What follows belongs to an exercise in optimizing a design on an open flow for small area, a short achievable clock period and few clock cycles per item; a production flow would make more cautious choices.
At most, simulation tests tie the RTL to the original design; equivalence was not proved.
Some runs may be left out. An edit can pass the tests and still lose a function that they never use.
Function not checked in run 2: the RTL went through the layout flow alone.

<file path="flow/design.v">
module mult(y,a,b);  
	output logic [15:0] y;
	input  logic [7:0] a,b;
	logic [15:0] y_tmp;
	logic [7:0]  a_tmp;
	logic [7:0]  b_tmp;
	logic [14:0] c1;
	logic [10:0] c2;            
	logic [14:0] out1;
	logic [12:0] out2;
	logic [10:0] out3;
	logic [8:0]  out4;
	logic [14:0] m_temp0;
	logic [13:0] m_temp1;
	logic [12:0] m_temp2;
	logic [11:0] m_temp3;
	logic [10:0] m_temp4;
	logic [9:0]  m_temp5;
	logic [8:0]  m_temp6;
	logic [7:0]  m_temp7;
	always_comb
		begin
			if(a[7])
				begin
					a_tmp = ~a+1'b1;
					if(b[7])
						begin
							b_tmp = ~b+1'b1;
							y = y_tmp ;
						end
					else
						begin
							b_tmp = b;
							y = ~y_tmp+1'b1;
						end
				end
			else
				begin
					a_tmp = a;
					if(b[7])
						begin
							b_tmp = ~b+1'b1;
							y = ~y_tmp+1'b1;
						end
					else
						begin
							b_tmp = b;
							y = y_tmp;
						end
				end
		end
	always_comb
		begin
			out1 = m_temp0 + m_temp1;
			out2 = m_temp2 + m_temp3;
			out3 = m_temp4 + m_temp5;
			out4 = m_temp6 + m_temp7;
			c1   = out1    + out2;
			c2   = out3    + out4;
			y_tmp= c1      + c2;
		end
	always_comb
		begin		
			m_temp0[14:7] = b_tmp[7]?a_tmp:8'b00000000;
			m_temp0[6:0]  = 7'b0000000;
			m_temp1[13:6] = b_tmp[6]?a_tmp:8'b00000000;
			m_temp1[5:0]  = 6'b000000;
			m_temp2[12:5] = b_tmp[5]?a_tmp:8'b00000000;
			m_temp2[4:0]  = 5'b00000;
			m_temp3[11:4] = b_tmp[4]?a_tmp:8'b00000000;
			m_temp3[3:0]  = 4'b0000;
			m_temp4[10:3] = b_tmp[3]?a_tmp:8'b00000000;
			m_temp4[2:0]  = 3'b000;
			m_temp5[9:2]  = b_tmp[2]?a_tmp:8'b00000000;
			m_temp5[1:0]  = 2'b00;
			m_temp6[8:1]  = b_tmp[1]?a_tmp:8'b00000000;
			m_temp6[0]    = 1'b0;
			m_temp7       = b_tmp[0]?a_tmp:8'b00000000;
		end
endmodule
	module cnm(rep,imp,rea,ima,req,imq);  
	output logic signed[15:0] rep, imp;
	input  logic signed[7:0] rea, req, ima, imq;
	logic signed[15:0] y0,y1,y2,y3;
	mult reaXreq (.y(y0), .a(rea), .b(req));
	mult imaXimq (.y(y1), .a(ima), .b(imq));
	mult reaXimq (.y(y2), .a(rea), .b(imq));
	mult imaXreq (.y(y3), .a(ima), .b(req));
	always_comb
		begin
			rep = y0-y1;
			imp = y2+y3;
		end
endmodule
module cnm_top (
    input  logic               clk,
    input  logic               rst,
    input  logic               in_valid,
    input  logic signed [7:0]  rea,
    input  logic signed [7:0]  ima,
    input  logic signed [7:0]  req,
    input  logic signed [7:0]  imq,
    output logic               out_valid,
    output logic signed [15:0] rep,
    output logic signed [15:0] imp
);
    logic signed [7:0]  rea_r, ima_r, req_r, imq_r;
    logic               valid_r;
    logic signed [15:0] rep_c, imp_c;
    cnm cnm (.rep(rep_c), .imp(imp_c), .rea(rea_r), .ima(ima_r), .req(req_r), .imq(imq_r));
    always_ff @(posedge clk) begin
        rea_r <= rea;
        ima_r <= ima;
        req_r <= req;
        imq_r <= imq;
        rep   <= rep_c;
        imp   <= imp_c;
        if (rst) begin
            valid_r   <= 1'b0;
            out_valid <= 1'b0;
        end else begin
            valid_r   <= in_valid;
            out_valid <= valid_r;
        end
    end
endmodule
</file>
<file path="flow/run.sh">
#!/bin/bash
# synth_recipe.tcl (not shown) runs the flow's synth.tcl, then flattens the netlist and writes it again
# the make line also repeats each setting of config.mk as NAME=value (left out here)
make -C /OpenROAD-flow-scripts/flow DESIGN_CONFIG=/design/flow/config.mk WORK_HOME=/design/flow/orfs CLKGATE_MAP_FILE= SYNTH_SCRIPT=/design/flow/synth_recipe.tcl finish
</file>
<file path="flow/config.mk">
export PLATFORM = sky130hd
export DESIGN_NAME = cnm_top
export DESIGN_NICKNAME = cnm_top
export VERILOG_FILES = /design/flow/design.v
export SDC_FILE = /design/flow/constraint.sdc
export NUM_CORES = 4
export LEC_CHECK = 0
export CAP_MARGIN = 20
export CORE_MARGIN = 2
export CORE_UTILIZATION = 40
export SLEW_MARGIN = 20
</file>
<file path="flow/constraint.sdc">
create_clock -name core_clock -period 7.0 [get_ports {clk}]
set_input_delay 1.4000 -clock core_clock [delete_from_list [all_inputs] [get_ports {clk}]]
set_output_delay 1.4000 -clock core_clock [all_outputs]
set_load 0.01 [all_outputs]
</file>
Figure 1. Gate families picked out (run 1).
(4 px per µm)
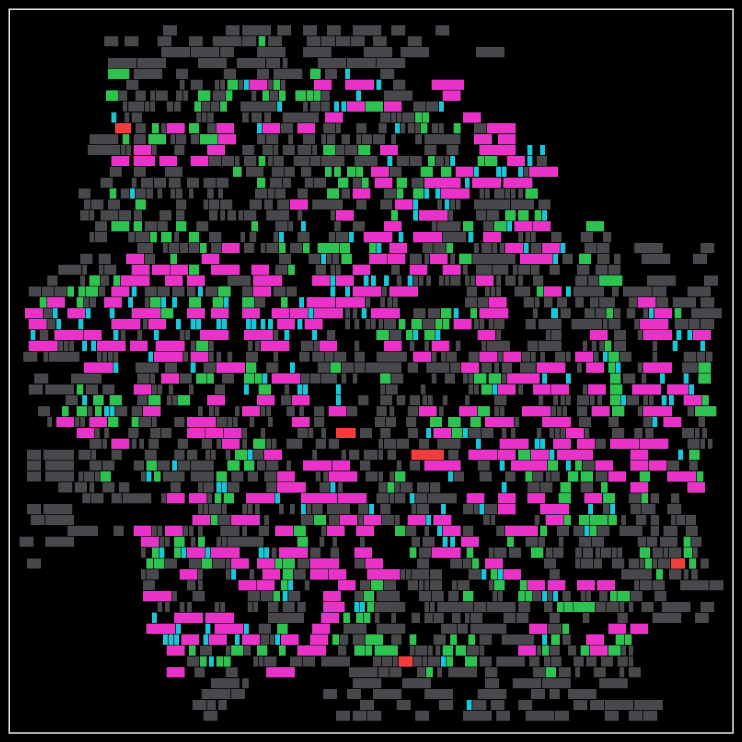
- magenta: fa/ha/maj cells (cells 264; most used ha_1)
- red: mux cells (cells 5; most used mux2i_1)
- green: aoi and oai cells (cells 246; most used a21oi_1; where all over the die)
- cyan: inv cells (cells 170; most used inv_1)
Finished Layout Cells: 2178
fraction of area in multi-input gates: 0.720
most common cell after layout, fill and taps aside: nor2_1

Figure 2. Routing congestion map (run 1).
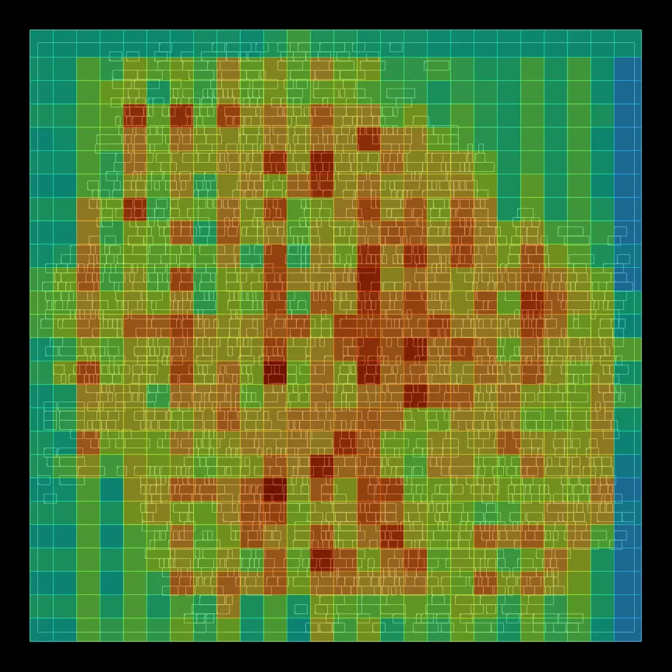
routed len/inst: 15.3 µm
GRT busiest layer: met2
Total GRT Usage: 0.199
Final Core Density: 0.499
M1 GR Usage: 0.272

==> impl_results.md, run 1 <==
- Multi-input gate area: 0.0110 mm²
- Combinational family with the most area after synthesis: adder cells
- Fin nets: between 2000 and 2500
- Post-synthesis compound-gate area fraction: 0.152
- Post-CTS Setup Bufs: 0
- Area Growth Syn to Fin: 22.8%
- Crit path max fanout: 6
- Syn Nets: 1915
- CP endpoint kind: register
- Final Cycle Share: 0.962
- Min-delay src: valid_r
- Initial Utilization: 0.406
- Rel. slew slack: 0.313
- Clock root buffer: clkbuf_16
- Top_reg_cell synth: dfxtp_1
- Kind of critical path: register to register
- Slowest stage delay, CP: 0.53 ns
- Die area: approximately 0.033 mm²
- Worst Tran Pin Value: between 1 and 1.5 ns
- Vias in the first global route: approximately 11000
- Post-synth design cell area: ~0.012 mm²
- Tapcells: between 300 and 400
- R2r worst-path depth: 33
- Worst skew pair latency: approximately 0.36 ns
- Vias per cell: 5.17
- Post-synthesis simple-gate area fraction: 0.189
- Status: complete, no violations
- Post-route setup slack: 0.265 ns
- Initial antenna violation count: 0
- Worst-path clk slew: roughly 0.060 ns
- Layout buffering overhead excluding clock cells: 0.0992
- HPWL after DPL: approximately 27 mm
- WHS: around 0.45 ns
- Multi-Input Combinational: 1352
- Die H: roughly 180 µm
- Worst R2R Start: rea_r[0]
Testbench counts for the RTL of run 1, summed over its fixed seeds: cycles 16,016, items 16,000.
Figure 3. Sequential cells colored by netlist name (run 1).
(3 px per µm) Other sequential cells in the stronger gray, the rest of the logic in the fainter gray.
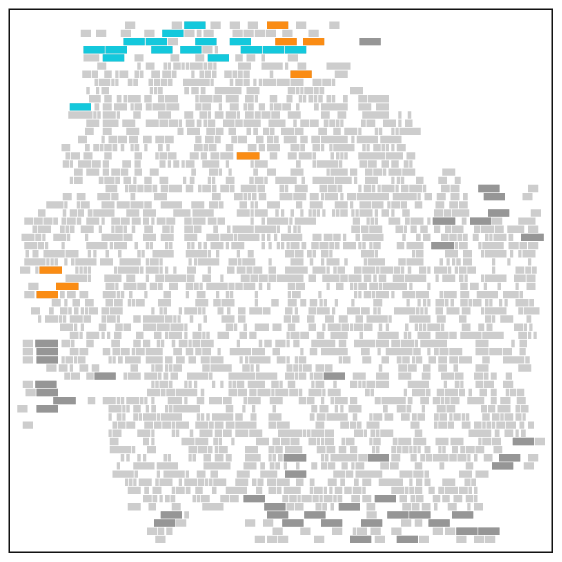
- cyan: `rep` (placed flops 16)
- orange: `imq_r` (placed flops 8)
- not colored: 42
FF+latch area: 0.00133 mm²
Seq/total area: 0.0870

Figure 4. PDN straps and rails (run 1).
(2 px per µm) Pins as bars on the die edge.
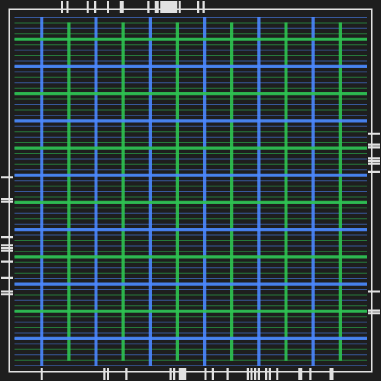

## Run 2: large edit since run 1, in outline
flow/design.v: 126 -> 1418 lines; modules unchanged: 0
  cnm_top: edited, 32 -> 1418 lines
  removed: mult, cnm
Figure 5. PDN straps and rails (run 2).
(3 px per µm) Pins as bars on the die edge.
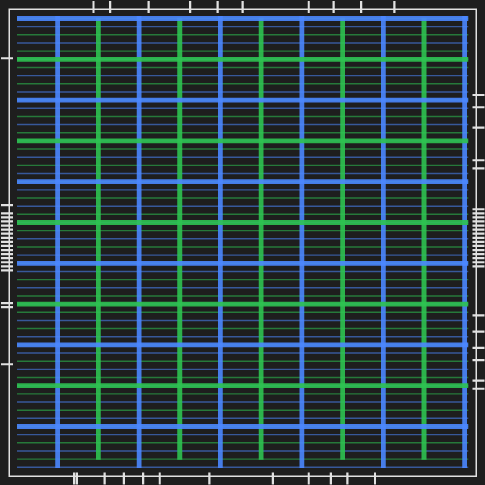
- blue: VSS
- green: VDD
- rows: 55
- met5 straps: 11
- met4 straps: 11
- signal pins: 68
die width: 155 µm
Die H: 155 µm
Core ar.: 0.0225 mm²

==> run 2 against run 1 <==
Effect of this change:
- worst setup slack better by 1.1 ns
- first-iteration DRC count down 57%
- largest cell class unchanged
- clock skew rose by 0.0018 ns
- highest routed layer unchanged
- synthesized cell count down 40%
- still clean on timing, DRC and antenna
==> impl_results.md, run 2 <==
- Post-synthesis average cell area: ~9.5 µm²
- Worst hold endpoint: vld[1]
- Cts repair resizes: 0
- Post-synthesis simple-gate area fraction: 0.169 (-0.0197)
- Crit-path leading delay family: adder cells
- Post-synth design cell area: 0.00914 mm² (-27%)
- Status: complete, no violations
- Initial antenna violation count: 0 (unchanged)
- Combinational family with the most area after synthesis: adder cells
- Post-synthesis async set-or-reset flop share: 0
- Post-CTS Setup Bufs: 0 (unchanged)
- Initial Utilization: 0.406 (about the same)
- Crit path DAT: 5.96 ns
- Worst R2R Start: imq_r[3]
- Final Instance Area: between 0.01 and 0.015 mm²
- Crit path max fanout: 16 (+10)
- Final Core Density: 0.461 (-0.0384)
- Synth cell types: 44
- R2r worst-path depth: 17 (-48%)
- Die area: 0.0241 mm² (-26%)
- Synth top area share: 0.427
- Final GP Congestion: 0.838
- Rel. slew slack: 0.502 (+0.189)
- Final Cycle Share: 0.810 (-0.152)
- M1 GR Usage: 0.239 (-0.0333)
- Multi-input gate area: 0.00688 mm² (-38%)
- Met3 wire len: approximately 870 µm
- Layout buffering overhead excluding clock cells: 0.0668 (-0.0324)
- FF-to-FF setup slack: 1.33 ns
- Number of flops mapped to enable cells by yosys: 0
- Biggest area consumer among synthesized cells: fa_1
- Slowest stage delay, CP: 0.78 ns (+0.25 ns)
- Global-route wire length before repair: 32.6 mm
- F_max: about 0.18 GHz
- CP Depth: 17
- Worst skew pair latency: 0.35 ns (about the same)
- WHS: 0.435 ns (-0.0131 ns)
- Most common cell after layout, fill and taps aside: inv_1
- Area Growth Syn to Fin: 13.5%
- CP endpoint kind: register
- Clock root buffer: clkbuf_16
- HPWL after DPL: 14.0 mm (-49%)
- CTS Buffer Depth: 2
- Grt met3 use: 0.0281
- Clock buffers: 11
- GRT busiest layer: met2
- Total GRT Usage: 0.172 (-0.0273)
- Finished Layout Cells: 1301 (-40%)
- Post-synthesis compound-gate area fraction: 0.0544 (-0.0981)
- Worst Tran Pin Value: 0.746 ns (-0.277 ns)
- FF+latch count: 66
- Top_reg_cell synth: dfxtp_1
- Fraction of area in multi-input gates: 0.664 (-0.0565)
- Multi-Input Combinational: 648 (-52%)
- Fin nets: 1297 (-38%)
- Vias in the first global route: 6730 (-37%)
- Kind of critical path: register to register
- Vias per cell: 4.81 (-7.1%)
- Hold-fix buffers, CTS: 0
- Post-route setup slack: 1.33 ns (+1.07 ns)
- Tapcells: 285 (-28%)
- Min-delay src: vld[0]
- Worst-path clk slew: 0.06 ns (about the same)
- Routed len/inst: 14.4 µm (-5.8%)
- End of the worst register-to-register path: imp[15]
- Syn Nets: 1249 (-35%)
Figure 6. Sequential cells colored by netlist name (run 2).
(4 px per µm) Other sequential cells in the stronger gray, the rest of the logic in the fainter gray.
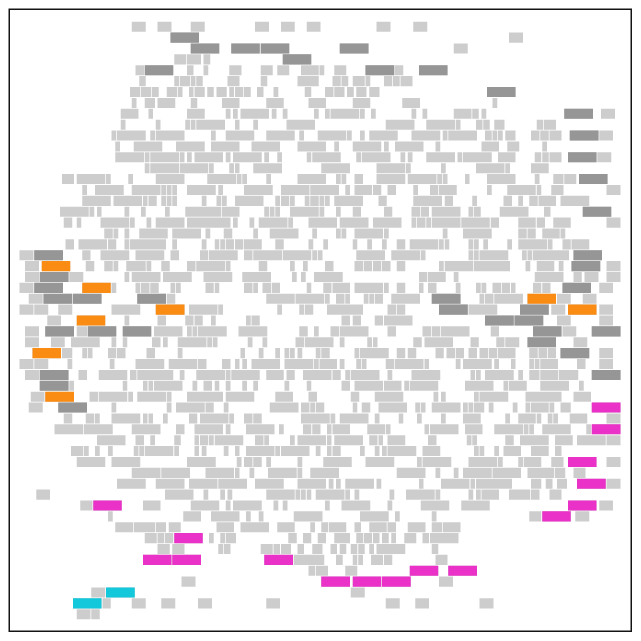
- cyan: `vld` (placed flops 2)
- magenta: `rep` (placed flops 16)
- orange: `imq_r` (placed flops 8)
FF+latch area: 0.00132 mm²
Seq/total area: 0.127

static timing again, ports no longer ideal:
How much do the figures lean on ideal ports? The routed layouts below were timed once more, with nothing changed but the port constraints. Step 1 (the two cells are an assumption about what drives the block):
set clk [get_ports {clk}]
set_driving_cell -lib_cell sky130_fd_sc_hd__clkbuf_16 $clk
set_driving_cell -lib_cell sky130_fd_sc_hd__buf_2 [delete_from_list [all_inputs] $clk]
Step 2 moves the port delays by t, midway between the first and last clock arrival at a register: inputs arrive t later, outputs are due t later. That takes back most of the time a late clock gives input paths. Three values: no drivers, after step 1, after step 2; two values: the first two.
run | shift t [ns] | setup WS [ns] | clock arrival spread, ns | slew at the worst register clock pin (ns)
run 1 | 0.399 | 0.265 / 0.265 / 0.265 | 0.008 / 0.008 | 0.06 / 0.06
run 2 | 0.392 | 1.331 / 1.331 / 1.331 | 0.010 / 0.010 | 0.06 / 0.06
After both steps every run listed still meets setup and hold.
